Context: an optimization exercise on an open-source flow, tuned for small area. The choices shown serve that exercise and are no tape-out recipe. Only simulation tests tie the RTL to the original design; equivalence was not proved. The series may have gaps, and a smaller design here may also do less where the tests do not look. No activity file was given, so power comes from the tool's default toggle rates.

Fig. 1: run 1, the metal 1 layer
Drawn at 1 px/um. Supply wires on this layer in gray.
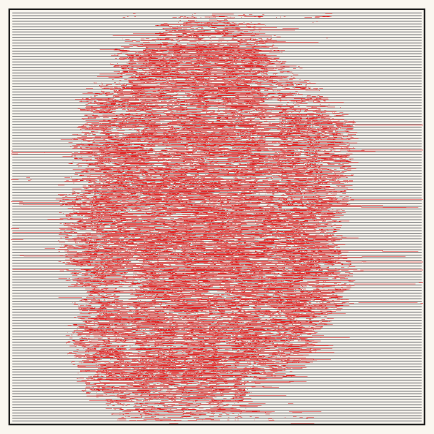
Fig. 2: run 1, M2 wires
Drawn at 1.5 px/um. Cells faint in the background.
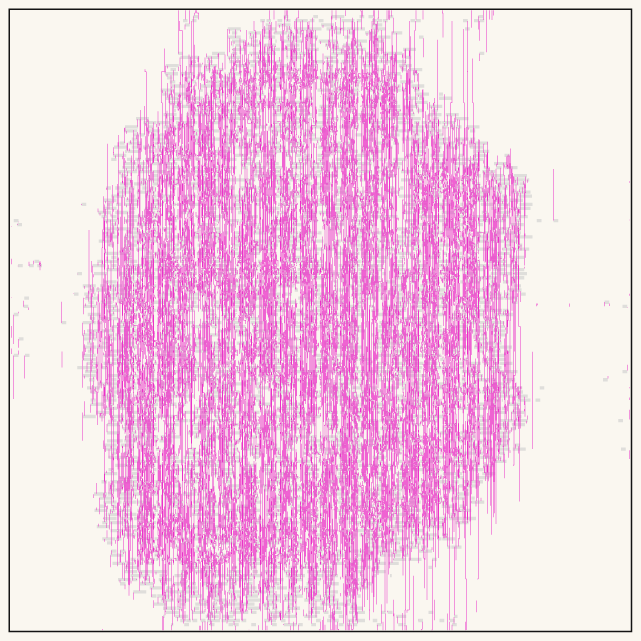
Fig. 3: run 1, M3 wires
Drawn at 1 px/um. Cells faint in the background.
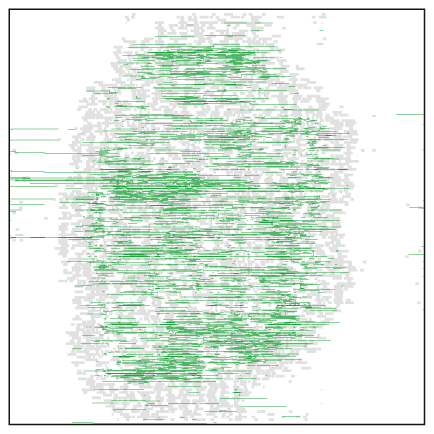
Fig. 4: run 1, M4 wires
Drawn at 2 px/um. Supply wires on this layer in gray.
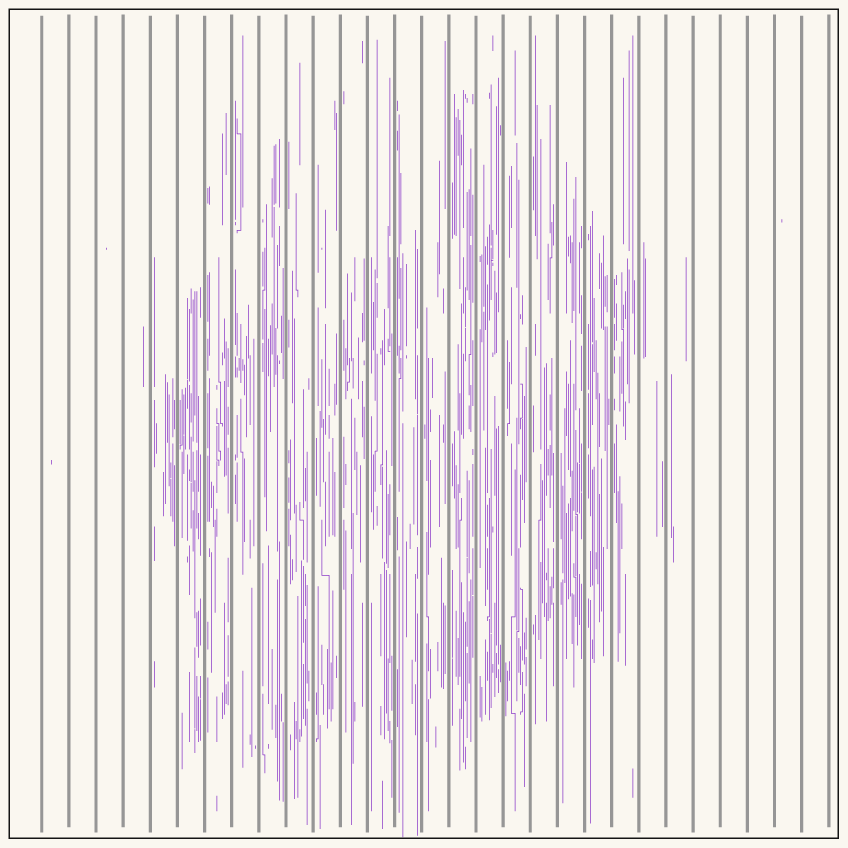
===== design.v =====
module decoder (d0, d1, d2, d3, d4, d5, d6, d7,
                d8, d9, d10, d11, d12, d13, d14, d15, 
                d16, d17, d18, d19, d20, d21, d22, d23,
		d24, d25, d26, d27, d28, d29, d30, d31, 
		selector, enable);
 input enable;					 
 input  [4:0] selector;
 output reg     d0, d1, d2, d3, d4, d5, d6, d7,
  	        d8, d9, d10, d11, d12, d13, d14, d15, 
   	        d16, d17, d18, d19, d20, d21, d22, d23,
	        d24, d25, d26, d27, d28, d29, d30, d31;
 always @(*) begin
  {d31,d30,d29,d28,d27,d26,d25,d24,d23,d22,d21,d20,d19,d18,d17,d16,d15,d14,d13,d12,d11,d10,d9,d8,d7,d6,d5,d4,d3,d2,d1,d0} = 32'b00000000000000000000000000000000;
  if (enable == 1'b1)
  case({selector})
        5'b00000: {d31,d30,d29,d28,d27,d26,d25,d24,d23,d22,d21,d20,d19,d18,d17,d16,d15,d14,d13,d12,d11,d10,d9,d8,d7,d6,d5,d4,d3,d2,d1,d0} = 32'b00000000000000000000000000000000;
	5'b00001: {d31,d30,d29,d28,d27,d26,d25,d24,d23,d22,d21,d20,d19,d18,d17,d16,d15,d14,d13,d12,d11,d10,d9,d8,d7,d6,d5,d4,d3,d2,d1,d0} = 32'b00000000000000000000000000000010;
	5'b00010: {d31,d30,d29,d28,d27,d26,d25,d24,d23,d22,d21,d20,d19,d18,d17,d16,d15,d14,d13,d12,d11,d10,d9,d8,d7,d6,d5,d4,d3,d2,d1,d0} = 32'b00000000000000000000000000000100;
	5'b00011: {d31,d30,d29,d28,d27,d26,d25,d24,d23,d22,d21,d20,d19,d18,d17,d16,d15,d14,d13,d12,d11,d10,d9,d8,d7,d6,d5,d4,d3,d2,d1,d0} = 32'b00000000000000000000000000001000;
	5'b00100: {d31,d30,d29,d28,d27,d26,d25,d24,d23,d22,d21,d20,d19,d18,d17,d16,d15,d14,d13,d12,d11,d10,d9,d8,d7,d6,d5,d4,d3,d2,d1,d0} = 32'b00000000000000000000000000010000;
	5'b00101: {d31,d30,d29,d28,d27,d26,d25,d24,d23,d22,d21,d20,d19,d18,d17,d16,d15,d14,d13,d12,d11,d10,d9,d8,d7,d6,d5,d4,d3,d2,d1,d0} = 32'b00000000000000000000000000100000;
	5'b00110: {d31,d30,d29,d28,d27,d26,d25,d24,d23,d22,d21,d20,d19,d18,d17,d16,d15,d14,d13,d12,d11,d10,d9,d8,d7,d6,d5,d4,d3,d2,d1,d0} = 32'b00000000000000000000000001000000;
	5'b00111: {d31,d30,d29,d28,d27,d26,d25,d24,d23,d22,d21,d20,d19,d18,d17,d16,d15,d14,d13,d12,d11,d10,d9,d8,d7,d6,d5,d4,d3,d2,d1,d0} = 32'b00000000000000000000000010000000;
	5'b01000: {d31,d30,d29,d28,d27,d26,d25,d24,d23,d22,d21,d20,d19,d18,d17,d16,d15,d14,d13,d12,d11,d10,d9,d8,d7,d6,d5,d4,d3,d2,d1,d0} = 32'b00000000000000000000000100000000;
	5'b01001: {d31,d30,d29,d28,d27,d26,d25,d24,d23,d22,d21,d20,d19,d18,d17,d16,d15,d14,d13,d12,d11,d10,d9,d8,d7,d6,d5,d4,d3,d2,d1,d0} = 32'b00000000000000000000001000000000;
	5'b01010: {d31,d30,d29,d28,d27,d26,d25,d24,d23,d22,d21,d20,d19,d18,d17,d16,d15,d14,d13,d12,d11,d10,d9,d8,d7,d6,d5,d4,d3,d2,d1,d0} = 32'b00000000000000000000010000000000;
	5'b01011: {d31,d30,d29,d28,d27,d26,d25,d24,d23,d22,d21,d20,d19,d18,d17,d16,d15,d14,d13,d12,d11,d10,d9,d8,d7,d6,d5,d4,d3,d2,d1,d0} = 32'b00000000000000000000100000000000;
	5'b01100: {d31,d30,d29,d28,d27,d26,d25,d24,d23,d22,d21,d20,d19,d18,d17,d16,d15,d14,d13,d12,d11,d10,d9,d8,d7,d6,d5,d4,d3,d2,d1,d0} = 32'b00000000000000000001000000000000;
	5'b01101: {d31,d30,d29,d28,d27,d26,d25,d24,d23,d22,d21,d20,d19,d18,d17,d16,d15,d14,d13,d12,d11,d10,d9,d8,d7,d6,d5,d4,d3,d2,d1,d0} = 32'b00000000000000000010000000000000;
	5'b01110: {d31,d30,d29,d28,d27,d26,d25,d24,d23,d22,d21,d20,d19,d18,d17,d16,d15,d14,d13,d12,d11,d10,d9,d8,d7,d6,d5,d4,d3,d2,d1,d0} = 32'b00000000000000000100000000000000;
	5'b01111: {d31,d30,d29,d28,d27,d26,d25,d24,d23,d22,d21,d20,d19,d18,d17,d16,d15,d14,d13,d12,d11,d10,d9,d8,d7,d6,d5,d4,d3,d2,d1,d0} = 32'b00000000000000001000000000000000;
	5'b10000: {d31,d30,d29,d28,d27,d26,d25,d24,d23,d22,d21,d20,d19,d18,d17,d16,d15,d14,d13,d12,d11,d10,d9,d8,d7,d6,d5,d4,d3,d2,d1,d0} = 32'b00000000000000010000000000000000;
	5'b10001: {d31,d30,d29,d28,d27,d26,d25,d24,d23,d22,d21,d20,d19,d18,d17,d16,d15,d14,d13,d12,d11,d10,d9,d8,d7,d6,d5,d4,d3,d2,d1,d0} = 32'b00000000000000100000000000000000;
	5'b10010: {d31,d30,d29,d28,d27,d26,d25,d24,d23,d22,d21,d20,d19,d18,d17,d16,d15,d14,d13,d12,d11,d10,d9,d8,d7,d6,d5,d4,d3,d2,d1,d0} = 32'b00000000000001000000000000000000;
	5'b10011: {d31,d30,d29,d28,d27,d26,d25,d24,d23,d22,d21,d20,d19,d18,d17,d16,d15,d14,d13,d12,d11,d10,d9,d8,d7,d6,d5,d4,d3,d2,d1,d0} = 32'b00000000000010000000000000000000;
	5'b10100: {d31,d30,d29,d28,d27,d26,d25,d24,d23,d22,d21,d20,d19,d18,d17,d16,d15,d14,d13,d12,d11,d10,d9,d8,d7,d6,d5,d4,d3,d2,d1,d0} = 32'b00000000000100000000000000000000;
	5'b10101: {d31,d30,d29,d28,d27,d26,d25,d24,d23,d22,d21,d20,d19,d18,d17,d16,d15,d14,d13,d12,d11,d10,d9,d8,d7,d6,d5,d4,d3,d2,d1,d0} = 32'b00000000001000000000000000000000;
	5'b10110: {d31,d30,d29,d28,d27,d26,d25,d24,d23,d22,d21,d20,d19,d18,d17,d16,d15,d14,d13,d12,d11,d10,d9,d8,d7,d6,d5,d4,d3,d2,d1,d0} = 32'b00000000010000000000000000000000;
	5'b10111: {d31,d30,d29,d28,d27,d26,d25,d24,d23,d22,d21,d20,d19,d18,d17,d16,d15,d14,d13,d12,d11,d10,d9,d8,d7,d6,d5,d4,d3,d2,d1,d0} = 32'b00000000100000000000000000000000;
	5'b11000: {d31,d30,d29,d28,d27,d26,d25,d24,d23,d22,d21,d20,d19,d18,d17,d16,d15,d14,d13,d12,d11,d10,d9,d8,d7,d6,d5,d4,d3,d2,d1,d0} = 32'b00000001000000000000000000000000;
	5'b11001: {d31,d30,d29,d28,d27,d26,d25,d24,d23,d22,d21,d20,d19,d18,d17,d16,d15,d14,d13,d12,d11,d10,d9,d8,d7,d6,d5,d4,d3,d2,d1,d0} = 32'b00000010000000000000000000000000;
	5'b11010: {d31,d30,d29,d28,d27,d26,d25,d24,d23,d22,d21,d20,d19,d18,d17,d16,d15,d14,d13,d12,d11,d10,d9,d8,d7,d6,d5,d4,d3,d2,d1,d0} = 32'b00000100000000000000000000000000;
	5'b11011: {d31,d30,d29,d28,d27,d26,d25,d24,d23,d22,d21,d20,d19,d18,d17,d16,d15,d14,d13,d12,d11,d10,d9,d8,d7,d6,d5,d4,d3,d2,d1,d0} = 32'b00001000000000000000000000000000;
	5'b11100: {d31,d30,d29,d28,d27,d26,d25,d24,d23,d22,d21,d20,d19,d18,d17,d16,d15,d14,d13,d12,d11,d10,d9,d8,d7,d6,d5,d4,d3,d2,d1,d0} = 32'b00010000000000000000000000000000;
	5'b11101: {d31,d30,d29,d28,d27,d26,d25,d24,d23,d22,d21,d20,d19,d18,d17,d16,d15,d14,d13,d12,d11,d10,d9,d8,d7,d6,d5,d4,d3,d2,d1,d0} = 32'b00100000000000000000000000000000;
	5'b11110: {d31,d30,d29,d28,d27,d26,d25,d24,d23,d22,d21,d20,d19,d18,d17,d16,d15,d14,d13,d12,d11,d10,d9,d8,d7,d6,d5,d4,d3,d2,d1,d0} = 32'b01000000000000000000000000000000;
	5'b11111: {d31,d30,d29,d28,d27,d26,d25,d24,d23,d22,d21,d20,d19,d18,d17,d16,d15,d14,d13,d12,d11,d10,d9,d8,d7,d6,d5,d4,d3,d2,d1,d0} = 32'b10000000000000000000000000000000;
	default: {d31,d30,d29,d28,d27,d26,d25,d24,d23,d22,d21,d20,d19,d18,d17,d16,d15,d14,d13,d12,d11,d10,d9,d8,d7,d6,d5,d4,d3,d2,d1,d0} = 32'bxxxxxxxxxxxxxxxxxxxxxxxxxxxxxxxx;
	endcase
	if (enable == 0) {d31,d30,d29,d28,d27,d26,d25,d24,d23,d22,d21,d20,d19,d18,d17,d16,d15,d14,d13,d12,d11,d10,d9,d8,d7,d6,d5,d4,d3,d2,d1,d0} = 32'b00000000000000000000000000000000;
	end
endmodule 
module register (Dout, Din, load, CLK, reset);
 input  	      CLK, reset;
 input 		[31:0]Din, load;
 output reg     [31:0]Dout;
  always @(posedge CLK or posedge reset) begin
    if (reset)
	  Dout[31:0] <= 0;
	else if (load)
	  Dout[31:0] <= Din[31:0];
	else
	  Dout[31:0] <= Dout[31:0];
  end
endmodule
module mux (mux_out, selector, reg0,reg1,reg2,reg3,reg4,reg5,reg6,reg7,
			       reg8,reg9,reg10,reg11,reg12,reg13,reg14,reg15,
			       reg16,reg17,reg18,reg19,reg20,reg21,reg22,reg23,
			       reg24,reg25,reg26,reg27,reg28,reg29,reg30,reg31);
 input      [31:0] reg0,reg1,reg2,reg3,reg4,reg5,reg6,reg7,
		   reg8,reg9,reg10,reg11,reg12,reg13,reg14,reg15,
		   reg16,reg17,reg18,reg19,reg20,reg21,reg22,reg23,
		   reg24,reg25,reg26,reg27,reg28,reg29,reg30,reg31;
 input      [4:0]  selector;
 output reg [31:0] mux_out;
 always @(*) begin
 case (selector)
  5'b00000 : mux_out =  reg0;
  5'b00001 : mux_out =  reg1;
  5'b00010 : mux_out =  reg2;
  5'b00011 : mux_out =  reg3;
  5'b00100 : mux_out =  reg4;
  5'b00101 : mux_out =  reg5;
  5'b00110 : mux_out =  reg6;
  5'b00111 : mux_out =  reg7;
  5'b01000 : mux_out =  reg8;
  5'b01001 : mux_out =  reg9;
  5'b01010 : mux_out = reg10;
  5'b01011 : mux_out = reg11;
  5'b01100 : mux_out = reg12;
  5'b01101 : mux_out = reg13;
  5'b01110 : mux_out = reg14;
  5'b01111 : mux_out = reg15;
  5'b10000 : mux_out = reg16;
  5'b10001 : mux_out = reg17;
  5'b10010 : mux_out = reg18;
  5'b10011 : mux_out = reg19;
  5'b10100 : mux_out = reg20;
  5'b10101 : mux_out = reg21;
  5'b10110 : mux_out = reg22;
  5'b10111 : mux_out = reg23;
  5'b11000 : mux_out = reg24;
  5'b11001 : mux_out = reg25;
  5'b11010 : mux_out = reg26;
  5'b11011 : mux_out = reg27;
  5'b11100 : mux_out = reg28;
  5'b11101 : mux_out = reg29;
  5'b11110 : mux_out = reg30;
  5'b11111 : mux_out = reg31;
 endcase
 end
endmodule 
module lab_3_register_file (Da, Db, Dc, CLK, reset, rs1, rs2, rd, wenable);
 input  wire CLK, reset, wenable;
 input  wire [4:0] rs1, rs2, rd;
 input  wire [31:0] Dc;
 output wire [31:0] Da, Db;
 wire        load0, load1, load2, load3, load4, load5, load6, load7,
	     load8, load9, load10, load11, load12, load13, load14, load15,
	     load16, load17, load18, load19, load20, load21, load22, load23,
	     load24, load25, load26, load27, load28, load29, load30, load31;
 wire [31:0] reg0, reg1, reg2, reg3, reg4, reg5, reg6, reg7,
	     reg8, reg9, reg10, reg11, reg12, reg13, reg14, reg15,
	     reg16, reg17, reg18, reg19, reg20, reg21, reg22, reg23,
   	     reg24, reg25, reg26, reg27, reg28, reg29, reg30, reg31;
 decoder decoder1 (.d0(load0), .d1(load1), .d2(load2), .d3(load3), .d4(load4), .d5(load5), .d6(load6), .d7(load7),
						 .d8(load8), .d9(load9), .d10(load10), .d11(load11), .d12(load12), .d13(load13), .d14(load14), .d15(load15), 
						 .d16(load16), .d17(load17), .d18(load18), .d19(load19), .d20(load20), .d21(load21), .d22(load22), .d23(load23),
						 .d24(load24), .d25(load25), .d26(load26), .d27(load27), .d28(load28), .d29(load29), .d30(load30), .d31(load31), 
						 .selector(rd), .enable(wenable));
 register register00 (.Dout(reg0),  .Din(Dc), .load(load0),  .CLK(CLK), .reset(reset));
 register register01 (.Dout(reg1),  .Din(Dc), .load(load1),  .CLK(CLK), .reset(reset));
 register register02 (.Dout(reg2),  .Din(Dc), .load(load2),  .CLK(CLK), .reset(reset));
 register register03 (.Dout(reg3),  .Din(Dc), .load(load3),  .CLK(CLK), .reset(reset));
 register register04 (.Dout(reg4),  .Din(Dc), .load(load4),  .CLK(CLK), .reset(reset));
 register register05 (.Dout(reg5),  .Din(Dc), .load(load5),  .CLK(CLK), .reset(reset));
 register register06 (.Dout(reg6),  .Din(Dc), .load(load6),  .CLK(CLK), .reset(reset));
 register register07 (.Dout(reg7),  .Din(Dc), .load(load7),  .CLK(CLK), .reset(reset));
 register register08 (.Dout(reg8),  .Din(Dc), .load(load8),  .CLK(CLK), .reset(reset));
 register register09 (.Dout(reg9),  .Din(Dc), .load(load9),  .CLK(CLK), .reset(reset));
 register register10 (.Dout(reg10), .Din(Dc), .load(load10), .CLK(CLK), .reset(reset));
 register register11 (.Dout(reg11), .Din(Dc), .load(load11), .CLK(CLK), .reset(reset));
 register register12 (.Dout(reg12), .Din(Dc), .load(load12), .CLK(CLK), .reset(reset));
 register register13 (.Dout(reg13), .Din(Dc), .load(load13), .CLK(CLK), .reset(reset));
 register register14 (.Dout(reg14), .Din(Dc), .load(load14), .CLK(CLK), .reset(reset));
 register register15 (.Dout(reg15), .Din(Dc), .load(load15), .CLK(CLK), .reset(reset));
 register register16 (.Dout(reg16), .Din(Dc), .load(load16), .CLK(CLK), .reset(reset));
 register register17 (.Dout(reg17), .Din(Dc), .load(load17), .CLK(CLK), .reset(reset));
 register register18 (.Dout(reg18), .Din(Dc), .load(load18), .CLK(CLK), .reset(reset));
 register register19 (.Dout(reg19), .Din(Dc), .load(load19), .CLK(CLK), .reset(reset));
 register register20 (.Dout(reg20), .Din(Dc), .load(load20), .CLK(CLK), .reset(reset));
 register register21 (.Dout(reg21), .Din(Dc), .load(load21), .CLK(CLK), .reset(reset));
 register register22 (.Dout(reg22), .Din(Dc), .load(load22), .CLK(CLK), .reset(reset));
 register register23 (.Dout(reg23), .Din(Dc), .load(load23), .CLK(CLK), .reset(reset));
 register register24 (.Dout(reg24), .Din(Dc), .load(load24), .CLK(CLK), .reset(reset));
 register register25 (.Dout(reg25), .Din(Dc), .load(load25), .CLK(CLK), .reset(reset));
 register register26 (.Dout(reg26), .Din(Dc), .load(load26), .CLK(CLK), .reset(reset));
 register register27 (.Dout(reg27), .Din(Dc), .load(load27), .CLK(CLK), .reset(reset));
 register register28 (.Dout(reg28), .Din(Dc), .load(load28), .CLK(CLK), .reset(reset));
 register register29 (.Dout(reg29), .Din(Dc), .load(load29), .CLK(CLK), .reset(reset));
 register register30 (.Dout(reg30), .Din(Dc), .load(load30), .CLK(CLK), .reset(reset));
 register register31 (.Dout(reg31), .Din(Dc), .load(load31), .CLK(CLK), .reset(reset));
 mux muxA (.mux_out(Da), .selector(rs1), .reg0(reg0),.reg1(reg1),.reg2(reg2),.reg3(reg3),.reg4(reg4),.reg5(reg5),.reg6(reg6),.reg7(reg7),
													  .reg8(reg8),.reg9(reg9),.reg10(reg10),.reg11(reg11),.reg12(reg12),.reg13(reg13),.reg14(reg14),.reg15(reg15),
											        .reg16(reg16),.reg17(reg17),.reg18(reg18),.reg19(reg19),.reg20(reg20),.reg21(reg21),.reg22(reg22),.reg23(reg23),
													  .reg24(reg24),.reg25(reg25),.reg26(reg26),.reg27(reg27),.reg28(reg28),.reg29(reg29),.reg30(reg30),.reg31(reg31));
 mux muxB (.mux_out(Db), .selector(rs2), .reg0(reg0),.reg1(reg1),.reg2(reg2),.reg3(reg3),.reg4(reg4),.reg5(reg5),.reg6(reg6),.reg7(reg7),
													  .reg8(reg8),.reg9(reg9),.reg10(reg10),.reg11(reg11),.reg12(reg12),.reg13(reg13),.reg14(reg14),.reg15(reg15),
													  .reg16(reg16),.reg17(reg17),.reg18(reg18),.reg19(reg19),.reg20(reg20),.reg21(reg21),.reg22(reg22),.reg23(reg23),
													  .reg24(reg24),.reg25(reg25),.reg26(reg26),.reg27(reg27),.reg28(reg28),.reg29(reg29),.reg30(reg30),.reg31(reg31));
endmodule 

===== run.sh =====
#!/bin/bash
# synth_recipe.tcl (not shown) runs the flow's synth.tcl, then flattens the netlist and writes it again
# the make line also repeats each setting of config.mk as NAME=value (left out here)
make -C /OpenROAD-flow-scripts/flow DESIGN_CONFIG=/design/flow/config.mk WORK_HOME=/design/flow/orfs CLKGATE_MAP_FILE= SYNTH_SCRIPT=/design/flow/synth_recipe.tcl finish

===== config.mk =====
export PLATFORM = sky130hd
export DESIGN_NAME = lab_3_register_file
export DESIGN_NICKNAME = lab_3_register_file
export VERILOG_FILES = /design/flow/design.v
export SDC_FILE = /design/flow/constraint.sdc
export NUM_CORES = 4
export LEC_CHECK = 0
export CAP_MARGIN = 20
export CORE_MARGIN = 2
export CORE_UTILIZATION = 30
export SETUP_SLACK_MARGIN = 0.3
export SLEW_MARGIN = 20

===== constraint.sdc =====
create_clock -name core_clock -period 6.0 [get_ports {CLK}]
set_input_delay 1.2000 -clock core_clock [delete_from_list [all_inputs] [get_ports {CLK}]]
set_output_delay 1.2000 -clock core_clock [all_outputs]
set_load 0.01 [all_outputs]

==> out/results.tsv, run 1 <==
stage	metric	value	unit
critical_path	Worst Setup SP	rs1[2]	
global_routing	GRT Total Usage	0.2892	
yosys	EDFF count, synth	0	
timing	setup_tns	0	ns
finish	Leading cell kind	sequential cells	
finish	Seq/total area	0.4149	
timing	Worst slew margin	0.2039	
floorplanning	die height	413.8	um
yosys	mux contribution to synthesized area	0.2255	
yosys	Synth top area share	0.4927	
critical_path	Worst Path Max Fanout	28	
detailed_routing	routed length on met1	91.02	mm
power_and_ir_drop	Power per Cell Area	318.0	nW/um2
floorplanning	well tap count	2204	
finish	NonClk Buf Share	0.07244	
yosys	Main synth FF type	dfrtp_1	
finish	Finished Layout Cells	6652	
critical_path	Setup crit end kind	output pin	
floorplanning	std cell rows	150	
global_routing	GRT met3 Usage	0.1042	
timing	Worst Tran Pin Value	1.190	ns
finish	multi-input logic area	24330	um2
critical_path	WS Path Type	input pin to output pin	
placement	Inst Count DP	6404	
yosys	Post-Synth Adder-Cell Area	0	
floorplanning	die width	413.8	um
cts	clock slew seen by the registers of the worst setup and hold paths	0.06	ns
cts	Root Driver	clkbuf_16	
detailed_routing	post-detailed-route count of antenna-violating nets	0	
critical_path	Critical R2R Launch	register01.Dout[28]	
finish	Filler Cell Count	16360	
detailed_routing	WL/cell	38.11	um
yosys	count leader, synth	mux2_2	
detailed_routing	DR top layer	met5	
cts	clock latency on the worst-skew pair	0.76	ns
global_routing	initial antenna violation count	23	
timing	Worst Skew	0	ns
yosys	Synth Area in Compound Gates	0.1332	
global_routing	largest net degree at the start of global routing	140	
yosys	largest family of logic cells by synthesized area	multiplexers	
cts	clock sink total	992	
floorplanning	initial core utilization	0.3016	
yosys	Yosys cell types	65	
detailed_routing	DR pass1 iterations	10	
placement	Routability Congestion	0.9936	
floorplanning	core area	167000	um2
critical_path	crit path to	Da[27]	
timing	Final Hold Vio Count	0	
yosys	Syn Nets	4304	
critical_path	CP required	4.80	ns
finish	clock-cell share of area	0.05864	
timing	Tmin final	5.760	ns
outcome	status	finished clean	
timing	Final Max Tran Viols	0	
yosys	sequential share of the synthesized area	0.4927	
floorplanning	IO Pins	114	
finish	#MultiIn Comb	2802	
job	MaxCap Viol Count	0	
yosys	Post-Syn Area per Cell	11.84	um2
power_and_ir_drop	Leak	0.02688	uW
critical_path	Reg2Reg Setup Slack	5.14	ns
timing	final worst-path cycle share	0.9599	
cts	Num CTS Buffers	104	
critical_path	critical path data arrival time	4.56	ns
global_routing	Remaining Overflow, GRT	0	
yosys	FF+latch count, synth	992	
finish	Non-clk invs	6	
detailed_routing	Via density	6.711	
power_and_ir_drop	Peak VDD IR	0.2532	mV
finish	Seq Cell Count	992	
yosys	Synth Area in Simple Gates	0.1107	
min_path	hold wc startpoint	register23.Dout[23]	
finish	share of layout cells above drive strength 1	0.3725	
detailed_routing	Remaining DRCs	0	
cts	Clock Path Buffers	3	
timing	fmax	173.6	MHz
yosys	Synth area leader	dfrtp_1	
yosys	Synth warnings	35	
-- Fig. 1 (at the start) --
nets with wire on the layer = 4108
longest straight run = 82.8 um

-- Fig. 2 (at the start) --
share of all routed wire = 42%
nets with wire on the layer = 3974
longest straight run = 124 um
main direction = vertical
met2 Use GR: 0.4165
drt total wl: 253.5 mm
Via Count: 44640

-- Fig. 3 (at the start) --
nets with wire on the layer = 744
main direction = horizontal
longest straight run = 135 um

-- Fig. 4 (at the start) --
share of all routed wire = 8.9%
nets with wire on the layer = 265
longest straight run = 207 um

run 1: where the power goes:
group	internal (uW)	switching [uW]	total (uW)
clock	3800	2980	6790
combinational	1540	1440	2970
sequential	8000	1260	9260
total	13300	5680	19000
run 1: through the flow:
step	setup WS, ns	cell area (um2)	hold slack (ns)
floorplan	-8.866	50380	0.4852
global placement	-0.2525	55660	0.4955
detailed placement	-0.2481	55700	0.5017
finish	0.2404	59830	0.5177
CTS	0.2573	59460	0.5158
global route	0.2554	59790	0.5318
run 1: what timing repair did:
| item | 4_1_cts | 5_1_grt |
|---|---|---|
| hold buffers | 0 | 0 |
| cloned | 0 | 2 |
| setup endpoints to repair | 55 | 53 |
| setup buffers | 18 | 12 |
| gates resized for setup | 25 | 47 |
| pin swaps | 6 | 7 |
| endpoints found under the hold margin | 0 | 0 |
run 1: how the worst min path moves through the flow:
| stage | depth (start not counted) | end | slack, ns |
|---|---|---|---|
| 2_1_floorplan | 1 | register02.Dout[20] | 0.49 |
| 3_3_place_gp | 1 | register23.Dout[28] | 0.50 |
| 3_5_place_dp | 1 | register23.Dout[28] | 0.50 |
| 4_1_cts | 1 | register23.Dout[23] | 0.52 |
| 5_1_grt | 1 | register23.Dout[23] | 0.53 |
| 6_report | 1 | register23.Dout[23] | 0.52 |
run 1: critical path, stage by stage:
cell and delay [ns]:
clkdlybuf4s50_1 0.45, buf_12 0.18, and2_4 0.34, and2_2 0.31, buf_12 0.20, a2111oi_1 0.62, nand3_1 0.16, or4_1 0.50
clkdlybuf4s50_1 0.51
run 1: layout by cell type, fill, tap and decap left out, types with 16 or more instances in the layout:
cell / Yosys / routed
buf_4: 5 / 252
a2111oi_1: 4 / 23
nand3_1: 206 / 206
a2111oi_0: 111 / 83
mux2_2: 1001 / 1001
a2bb2oi_1: 16 / 16
clkdlybuf4s50_1: 0 / 104
clkbuf_1: 354 / 30
nand3b_1: 16 / 16
a22o_1: 17 / 17
a2111oi_2: 10 / 19
clkbuf_8: 0 / 22
buf_12: 0 / 61
nand2_1: 58 / 42
and2_2: 0 / 19
nand4_1: 72 / 72
a222oi_1: 31 / 31
a22oi_1: 600 / 600
nor2_4: 0 / 38
dfrtp_1: 992 / 992
and3_1: 379 / 377
or4_1: 62 / 51
diode_2: 0 / 21
clkbuf_16: 0 / 105
Fig. 5: run 1, IR drop map
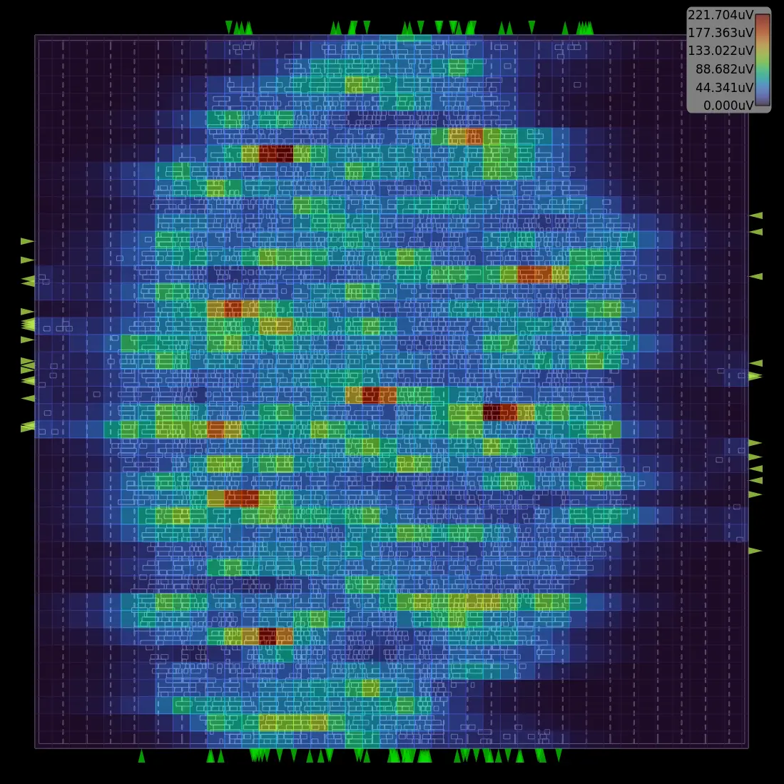

## Run 2: files that changed since run 1, shown whole
==> design.v <==
module wdec (
  input  wire        enable,
  input  wire [4:0]  selector,
  output wire [31:1] load,
  output wire [31:1] load_n
);
  genvar i;
  generate
    for (i = 1; i < 32; i = i + 1) begin : g
      assign load[i]   = enable & (selector == i);
      assign load_n[i] = ~(enable & (selector == i));
    end
  endgenerate
endmodule
module rdec (
  input  wire [4:0]  selector,
  input  wire [31:1] valid,
  output wire [31:1] sel
);
  genvar i;
  generate
    for (i = 1; i < 32; i = i + 1) begin : g
      assign sel[i] = valid[i] & (selector == i);
    end
  endgenerate
endmodule
module hold_bit (
  input  wire load,
  input  wire load_n,
  input  wire din,
  input  wire q,
  output wire d
);
  assign d = (load & din) | (load_n & q);
endmodule
module aoi3 (
  input  wire s0, d0, s1, d1, s2, d2,
  output wire y
);
  assign y = ~((s0 & d0) | (s1 & d1) | (s2 & d2));
endmodule
module nand_1 (
  input  wire s0, d0,
  output wire y
);
  assign y = ~(s0 & d0);
endmodule
module nand11 (
  input  wire [10:0] a,
  output wire        y
);
  assign y = ~(&a);
endmodule
module mux_bit (
  input  wire [31:1] sel,
  input  wire [31:1] data,
  output wire        y
);
  wire [10:0] t;
  genvar k;
  generate
    for (k = 0; k < 10; k = k + 1) begin : g
      aoi3 u (.s0(sel[3*k+1]), .d0(data[3*k+1]),
               .s1(sel[3*k+2]), .d1(data[3*k+2]),
               .s2(sel[3*k+3]), .d2(data[3*k+3]), .y(t[k]));
    end
  endgenerate
  nand_1 u31 (.s0(sel[31]), .d0(data[31]), .y(t[10]));
  nand11 uo (.a(t), .y(y));
endmodule
module lab_3_register_file (Da, Db, Dc, CLK, reset, rs1, rs2, rd, wenable);
 input  wire CLK, reset, wenable;
 input  wire [4:0] rs1, rs2, rd;
 input  wire [31:0] Dc;
 output wire [31:0] Da, Db;
 wire [31:1] load, load_n, sel1, sel2;
 reg  [31:1] valid;
 wdec decw (.enable(wenable), .selector(rd), .load(load), .load_n(load_n));
 rdec dec1 (.selector(rs1), .valid(valid), .sel(sel1));
 rdec dec2 (.selector(rs2), .valid(valid), .sel(sel2));
 always @(posedge CLK or posedge reset)
   if (reset) valid <= 31'd0;
   else       valid <= valid | load;
 wire [31:1] col [0:31];
 genvar i, b;
 generate
   for (i = 1; i < 32; i = i + 1) begin : r
     reg  [31:0] q;
     wire [31:0] d;
     for (b = 0; b < 32; b = b + 1) begin : h
       hold_bit hb (.load(load[i]), .load_n(load_n[i]), .din(Dc[b]), .q(q[b]), .d(d[b]));
       assign col[b][i] = q[b];
     end
     always @(posedge CLK) q <= d;
   end
   for (b = 0; b < 32; b = b + 1) begin : c
     mux_bit ma (.sel(sel1), .data(col[b]), .y(Da[b]));
     mux_bit mb (.sel(sel2), .data(col[b]), .y(Db[b]));
   end
 endgenerate
endmodule
==> config.mk <==
export PLATFORM = sky130hd
export DESIGN_NAME = lab_3_register_file
export DESIGN_NICKNAME = lab_3_register_file
export VERILOG_FILES = /design/flow/design.v
export SDC_FILE = /design/flow/constraint.sdc
export NUM_CORES = 4
export LEC_CHECK = 0
export CAP_MARGIN = 20
export CORE_MARGIN = 2
export CORE_UTILIZATION = 50
export SETUP_SLACK_MARGIN = 0.3
export SLEW_MARGIN = 20
export SYNTH_HIERARCHICAL = 1
export SYNTH_MINIMUM_KEEP_SIZE = 0
Fig. 6: run 2, IR drop map
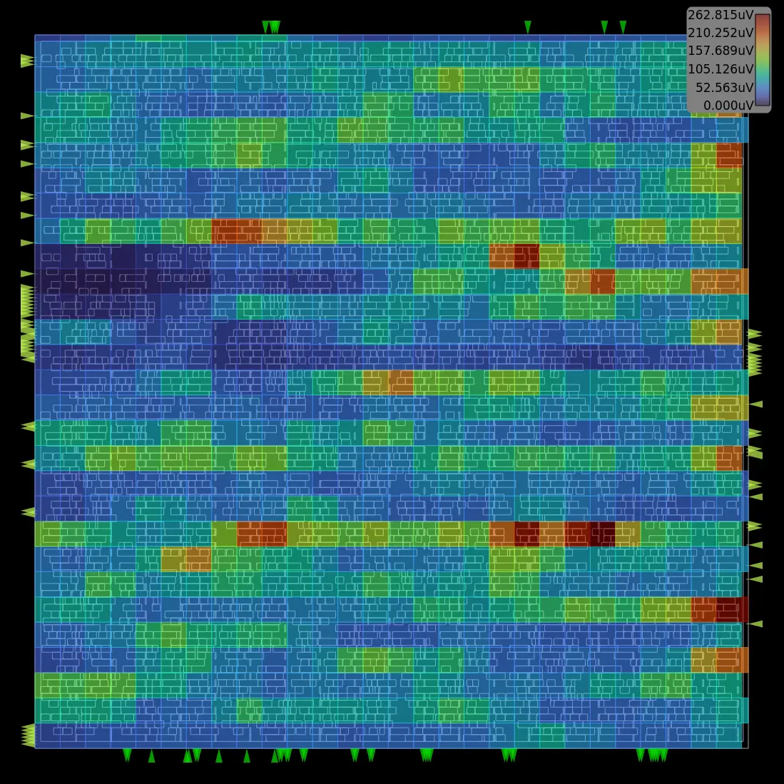
Power per Cell Area: 393.5 nW/um2
Psw: 5009 uW
Tot Pwr: 18600 uW
internal power: 13590 uW

==> out/results.tsv, run 2 <==
stage	metric	value	unit
outcome	status	finished clean	
timing	Worst Tran Pin Value	1.260	ns
yosys	Synth top area share	0.5116	
critical_path	R2R cell count	1	
finish	multi-input logic area	18440	um2
timing	setup_tns	0	ns
finish	Most flops, register	r.q	
timing	final setup vio count	0	
finish	share of layout cells above drive strength 1	0.1220	
critical_path	CP required	4.80	ns
yosys	Main synth FF type	dfxtp_1	
yosys	Synth area leader	dfxtp_1	
finish	Finished Layout Cells	4729	
yosys	Syn Nets	3247	
yosys	Synth warnings	7	
timing	fmax	178.4	MHz
cts	clock sink total	1023	
detailed_routing	post-detailed-route count of antenna-violating nets	0	
critical_path	Largest delay share family, worst path	simple AND/OR/NAND/NOR gates	
cts	Clock Path Buffers	3	
critical_path	WS Path Type	input pin to output pin	
floorplanning	die width	282.6	um
finish	Layout area overhead	21.79	%
finish	final net count	3642	
finish	most frequent cells in the layout	a22o_1 (992), dfxtp_1 (992), a222oi_1 (640), buf_4 (139), nand4_1 (129)	
critical_path	max incr delay on CP	0.69	ns
critical_path	critical path data arrival time	4.41	ns
finish	final design area excluding fillers	47280	um2
finish	Filler Cell Count	6087	
finish	FF+latch area	20630	um2
critical_path	CP startpoint kind	input pin	
yosys	sequential share of the synthesized area	0.5316	
critical_path	Critical Path Slowest Stage Cell	nand4_1	
detailed_routing	Remaining DRCs	0	
critical_path	Setup crit end kind	output pin	
critical_path	Buf/Inv on CP	3	
detailed_routing	Via density	8.565	
cts	CTS tree	built	
timing	final worst-path cycle share	0.9342	
detailed_routing	DR iter-0 viols	10490	
placement	DP Area	43280	um2
timing	Tmin final	5.605	ns
critical_path	crit path cell chain	dlymetal6s2s_1 > and3b_2 > and3_1 > buf_4 > a222oi_1 > nand4_1 > or3_1 > clkdlybuf4s50_1	
yosys	Post-Syn Area	38820	um2
critical_path	Worst Path Max Fanout	32	
timing	Final Max Tran Viols	0	
floorplanning	IO Pins	114	
global_routing	Remaining Overflow, GRT	0	
yosys	Post-synth ARST share	0.03030	
yosys	Post-Syn Area per Cell	12.14	um2
placement	HPWL reported at the end of detailed placement	109.3	mm
cts	Root Driver	clkbuf_16	
global_routing	GRT Total Usage	0.4697	
placement	Routability Congestion	0.9478	
cts	clock latency on the worst-skew pair	0.67	ns
yosys	Commonest cells post-synth	a22o_1 (992), dfxtp_1 (992), a222oi_1 (640)	
detailed_routing	DR pass1 iterations	13	
job	MaxCap Viol Count	0	
critical_path	Stages on worst setup path	8	
floorplanning	die area	79880	um2
placement	# port buffers	113	
min_path	Hold/Removal Path Class	flip-flop to flip-flop	
yosys	FF+latch count, synth	1023	
yosys	EDFF count, synth	0	
global_routing	first-pass GRT wire length	272.4	mm
finish	Largest register FFs	992	
min_path	hold depth	1	
power_and_ir_drop	Peak VDD IR	0.2873	mV
cts	# hold bufs at CTS	0	
timing	Worst slew margin	0.1581	
timing	RSZ-0062 raised after global routing	no	
placement	Inst Count DP	4519	
global_routing	largest net degree at the start of global routing	34	
cts	clock slew seen by the registers of the worst setup and hold paths	0.06	ns
yosys	Synth area leaders	dfxtp_1 (51%), a22o_1 (22%), a222oi_1 (17%)	
finish	top flop regs	r.q: 992 flops, valid: 31 flops	
floorplanning	die height	282.6	um
timing	Worst Skew	0	ns
floorplanning	std cell rows	102	
detailed_routing	WL/cell	41.34	um
cts	Num CTS Buffers	105	
floorplanning	initial core utilization	0.5027	
global_routing	initial antenna violation count	15	
yosys	Yosys cell types	30	
floorplanning	core area	77210	um2
cts	htree depth	3	
timing	final hold slack	0.4692	ns
power_and_ir_drop	Leak	0.01927	uW
timing	Final Hold Vio Count	0	
global_routing	vias in the first global route	38700	
yosys	cell count after synthesis	3197	
cts	post-CTS setup buffer count	0	
Fig. 7: run 2, the metal 1 layer
Drawn at 1.5 px/um. Supply wires on this layer in gray.
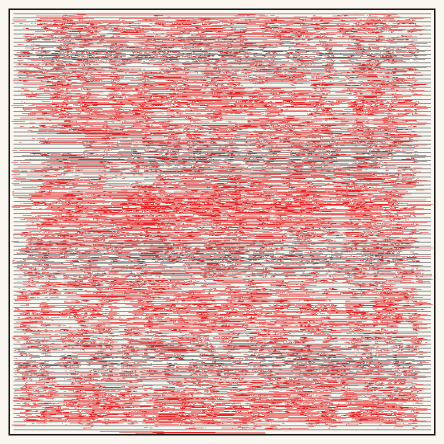
longest straight run = 128 um
main direction = horizontal
share of all routed wire = 35%
nets with wire on the layer = 3514
Via Count: 40500
drt total wl: 195.5 mm
met1 Resource Use GR: 0.5838

[run 2: routing by layer]
metal | global-route usage | share of wire | vias to the layer above
met2 | 0.6586 | 0.40 | 4223
met5 | 0.001832 | 0.00042 | -
met4 | 0.3557 | 0.088 | 12
li1 | - | - | 15620
met1 | 0.5838 | 0.35 | 19510
met3 | 0.1744 | 0.16 | 1130
[run 2: area by class of cell]
class,instances,share of cell area
clock buffer,151,0.06632
clock inverter,43,0.01273
tap,1040,0.02752
antenna,10,0.0005293
multi-input combinational,2163,0.3901
timing repair buffer,298,0.06627
sequential,1023,0.4365
inverter,1,0.00007940
[run 2: worst paths after layout]
path	from	to	slack, ns
max in group asynchronous	reset	valid[10]	4.68
worst min register to register	valid[26]	valid[26]	0.47
worst max register to register	valid[8]	valid[8]	5.23
min in group asynchronous	reset	valid[15]	1.01
worst min-delay path	valid[26]	valid[26]	0.47
worst max-delay path	rs2[1]	Db[4]	0.39
[run 2: kinds of logic after synthesis]
group           Yosys count  synth area share
flops                  1023            0.5316
simple gates            531           0.07833
compound gates         1632            0.3889
buf+inv                  11          0.001193
[run 2: repair_timing]
item                       CTS  global route
pin swaps                    6             5
hold endpoints to repair     0             0
gates resized for setup      5            20
setup endpoints to repair   19            39
cloned                       0             0
[run 2: power by group]
group	internal (uW)	leakage (uW)	switching [uW]
clock network	4230	0.00184	2880
registers	8170	0.00861	1130
logic	1200	0.00882	1000
[run 2: per-module statistics from Yosys (local to each module, per instance), a selection]
module | cell area, um2 | cells inside | times used | flip-flops and latches
lab_3_register_file | 20830 | 1055 | 1 | 1023
wdec | 491.7 | 96 | 1 | 0
rdec | 317.8 | 47 | 2 | 0
nand11 | 23.77 | 4 | 64 | 0
aoi3 | 10.01 | 1 | 640 | 0
hold_bit | 8.758 | 1 | 992 | 0
nand_1 | 3.754 | 1 | 64 | 0
[run 2: per-stage QoR]
stage / setup slack [ns] / util / power, uW
floorplan: 2.059 / - / 10350
global placement: 0.1902 / 0.5591 / 11270
detailed placement: 0.09815 / 0.5605 / 11440
CTS: 0.3025 / 0.6090 / 18410
global route: 0.4052 / 0.6120 / 19100
finish: 0.3948 / 0.6123 / 18600
Fig. 8: run 2, M2 wires
Drawn at 2 px/um. Cells faint in the background.
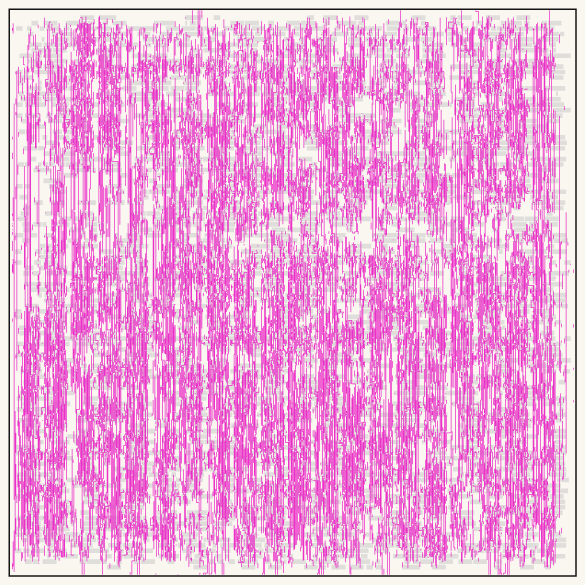

==> inputs of run 3 (changes only) <==
==> flow/run.sh (new file) <==
#!/bin/bash
# Layout flow: the standard synthesis and layout (standard.sh), with
#  - port buffers of the smallest buffer cell instead of the default choice,
#  - clock tree synthesis without dummy loads and with larger leaf clusters
#    of clkbuf_8, and no repair_timing right after CTS (the design has
#    slack; later stages still repair timing as usual).
# Each step's full output goes to its own log here; ORFS also keeps its
# per-stage logs under orfs/logs.
set -euo pipefail
bash standard.sh synth > synth.log 2>&1
bash standard.sh \
  "BUFFER_PORTS_ARGS=-buffer_cell sky130_fd_sc_hd__buf_1" \
  "CTS_ARGS=-sink_clustering_enable -repair_clock_nets -dont_use_dummy_load -buf_list sky130_fd_sc_hd__clkbuf_8 -sink_clustering_size 18 -sink_clustering_max_diameter 80" \
  SKIP_CTS_REPAIR_TIMING=1 \
  finish > layout.log 2>&1
==> standard.sh (new file) <==
#!/bin/bash
# synth_recipe.tcl (not shown) runs the flow's synth.tcl, then flattens the netlist and writes it again
# the make line also repeats each setting of config.mk as NAME=value (left out here)
make -C /OpenROAD-flow-scripts/flow DESIGN_CONFIG=/design/flow/config.mk WORK_HOME=/design/flow/orfs CLKGATE_MAP_FILE= SYNTH_SCRIPT=/design/flow/synth_recipe.tcl "${@:-finish}"
--- a/config.mk
+++ b/config.mk
@@ -6,9 +6,10 @@
 export NUM_CORES = 4
 export LEC_CHECK = 0
-export CAP_MARGIN = 20
+export CAP_MARGIN = 10
 export CORE_MARGIN = 2
 export CORE_UTILIZATION = 50
-export SETUP_SLACK_MARGIN = 0.3
-export SLEW_MARGIN = 20
+export GPL_TIMING_DRIVEN = 0
+export SETUP_SLACK_MARGIN = 0.1
+export SLEW_MARGIN = 10
 export SYNTH_HIERARCHICAL = 1
 export SYNTH_MINIMUM_KEEP_SIZE = 0
removed: run.sh
Fig. 9: run 3, M2 wires
Drawn at 2 px/um. Cells faint in the background.
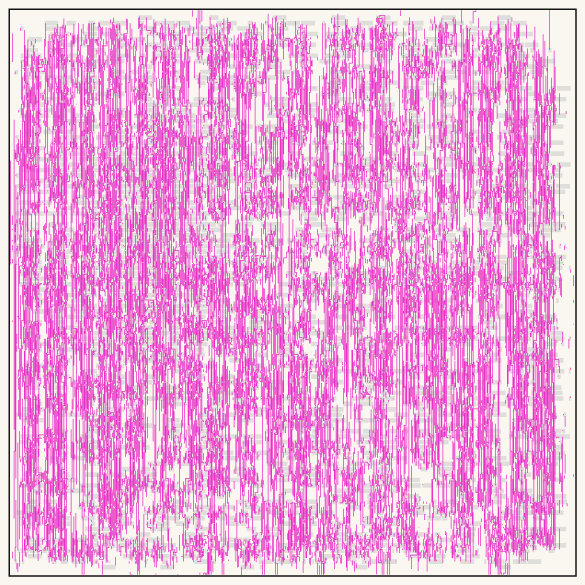
main direction = vertical
nets with wire on the layer = 3250
longest straight run = 155 um

Fig. 10: run 3, CTS result over the die
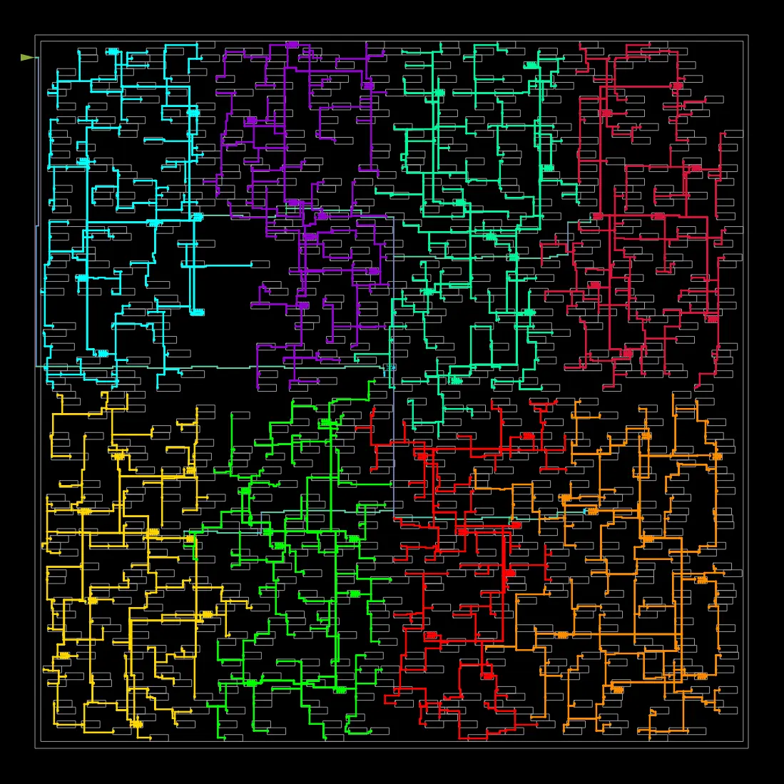
clock sink total: 1023
Root Driver: clkbuf_8
Seq Cell Count: 1023

==> out/results.tsv, run 3 <==
stage	metric	value	unit
finish	top flop regs	r.q: 992 flops, valid: 31 flops	
yosys	Yosys cell types	30	
detailed_routing	post-detailed-route count of antenna-violating nets	0	
critical_path	R2R cell count	1	
critical_path	crit path cell chain	buf_1 > and3b_2 > and3_2 > buf_12 > a222oi_1 > nand4_1 > or3_1 > buf_1	
yosys	EDFF count, synth	0	
cts	clock slew seen by the registers of the worst setup and hold paths	0.11	ns
yosys	Synth warnings	7	
floorplanning	std cell rows	102	
power_and_ir_drop	Leak	0.01784	uW
finish	most frequent cells in the layout	a22o_1 (992), dfxtp_1 (992), a222oi_1 (640), nand4_1 (129), buf_1 (82)	
detailed_routing	drt total wl	194.6	mm
yosys	cell count after synthesis	3197	
global_routing	Remaining Overflow, GRT	0	
finish	Largest register FFs	992	
critical_path	cell mode on critical path	buf_1	
critical_path	Largest delay share family, worst path	simple AND/OR/NAND/NOR gates	
finish	Filler Cell Count	6332	
timing	final worst-path cycle share	0.8902	
job	MaxCap Viol Count	0	
global_routing	vias in the first global route	38920	
power_and_ir_drop	fraction of power consumed by sequential logic	0.634	
placement	HPWL reported at the end of detailed placement	126.2	mm
global_routing	initial antenna violation count	16	
power_and_ir_drop	Psw	4324	uW
outcome	status	finished clean	
timing	fmax	187.2	MHz
timing	final setup vio count	0	
detailed_routing	DR pass1 iterations	15	
cts	htree depth	3	
floorplanning	die width	282.6	um
power_and_ir_drop	clock share of power	0.222	
floorplanning	initial core utilization	0.5027	
placement	DP Area	43920	um2
power_and_ir_drop	internal power	10260	uW
detailed_routing	Via Count	39820	
critical_path	max incr delay on CP	0.61	ns
timing	Worst Skew	0	ns
critical_path	Reg2Reg Setup Slack	5.23	ns
critical_path	Buf/Inv on CP	3	
min_path	Hold/Removal Path Class	flip-flop to flip-flop	
finish	Finished Layout Cells	4559	
yosys	Synth area leaders	dfxtp_1 (51%), a22o_1 (22%), a222oi_1 (17%)	
timing	Worst slew margin	0.2608	
critical_path	CP required	4.80	ns
finish	Most flops, register	r.q	
min_path	hold depth	1	
global_routing	first-pass GRT wire length	271.4	mm
placement	# port buffers	113	
critical_path	CP startpoint kind	input pin	
finish	final design area excluding fillers	44870	um2
yosys	Synth area leader	dfxtp_1	
timing	RSZ-0062 raised after global routing	no	
floorplanning	IO Pins	114	
yosys	Main synth FF type	dfxtp_1	
[run 3: metrics by stage]
stage	total power, uW	utilization	hold WS [ns]	setup slack, ns
global route	14990	0.5808	0.5020	0.6022
finish	14580	0.5812	0.4838	0.6587
detailed placement	11300	0.5688	0.4563	0.8728
CTS	14400	0.5807	0.4868	0.8654
floorplan	10350	-	0.4371	2.059
global placement	11000	0.5251	0.4524	0.1757
[run 3: area by class of cell]
| type | count | area, um2 | share of cell area |
|---|---|---|---|
| flip-flops and latches | 1023 | 20630 | 0.4599 |
| diodes | 13 | 32.53 | 0.0007250 |
| repair buffers | 242 | 3412 | 0.07604 |
| multi-input cells | 2163 | 18520 | 0.4128 |
| clock buffers | 67 | 922.1 | 0.02055 |
| inverters | 1 | 3.754 | 0.00008365 |
| plain buffers | 10 | 42.54 | 0.0009481 |
| well taps | 1040 | 1301 | 0.02900 |
[run 3: power by group through the flow]
stage | Sequential [uW] | Clock, uW | Combinational (uW)
6_report | 9240 | 3240 | 2100
5_1_grt | 9370 | 3440 | 2180
4_1_cts | 9170 | 3220 | 2010
3_5_place_dp | 9300 | 0 | 2000
3_3_place_gp | 9160 | 0 | 1840
2_1_floorplan | 9020 | 0 | 1330
[run 3: cell families after synthesis]
kind of cell    share of synthesized area
compound gates                     0.3889
flops                              0.5316
simple gates                      0.07833
buf+inv                          0.001193
[run 3: worst max-delay path by stage]
stage / start / endpoint / slack (ns) / cells after the start
finish: rs1[1] / Da[1] / 0.66 / 8
global route: rs2[1] / Db[29] / 0.60 / 8
CTS: rs2[1] / Db[16] / 0.87 / 8
detailed placement: rs2[1] / Db[16] / 0.87 / 8
global placement: rs2[4] / Db[14] / 0.18 / 7
floorplan: rs1[1] / Da[0] / 2.06 / 5
[run 3: layer usage]
metal  up-vias  GRT usage  wire length, um
met4        12     0.3404            16200
met2      4045     0.6530            78760
met1     19480     0.5750            67270
li1      15350          -                -
met3       944     0.1948            32300
met5         -   0.006716               81
[run 3: per-module statistics from Yosys (local to each module, per instance), excerpt]
| module | area [um2] | cells inside | times used |
|---|---|---|---|
| aoi3 | 10.01 | 1 | 640 |
| hold_bit | 8.758 | 1 | 992 |
| lab_3_register_file | 20830 | 1055 | 1 |
| nand11 | 23.77 | 4 | 64 |
| nand_1 | 3.754 | 1 | 64 |
| rdec | 317.8 | 47 | 2 |

==> what the ideal ports hide <==
The flow's constraints put no driver on any port. The routed layouts listed below were extracted and timed again, unchanged, in two steps. Step 1 assumes that a clkbuf_16 drives the clock port and a buf_2 every other input. Step 2 adds t to the input delays and takes it off the output delays; t is the mean of the earliest and latest rising clock arrival at the registers after step 1. Input paths then give back, and output paths get back, about the clock's delay inside the block. Slacks: ideal ports / drivers / drivers and shift; pairs: ideal ports / drivers.
run | t, ns | slack for setup (ns) | worst setup path after step 2
run 1 | 0.837 | 0.240 / 0.217 / 0.217 | input to output
run 2 | 0.748 | 0.395 / 0.375 / 0.375 | input to output
run 3 | 0.787 | 0.659 / 0.623 / 0.623 | input to output
After both steps setup and hold are still met in every run listed. For run 3, which loses most, drivers alone change the setup slack by -0.036 ns; drivers and shift together by -0.036 ns.
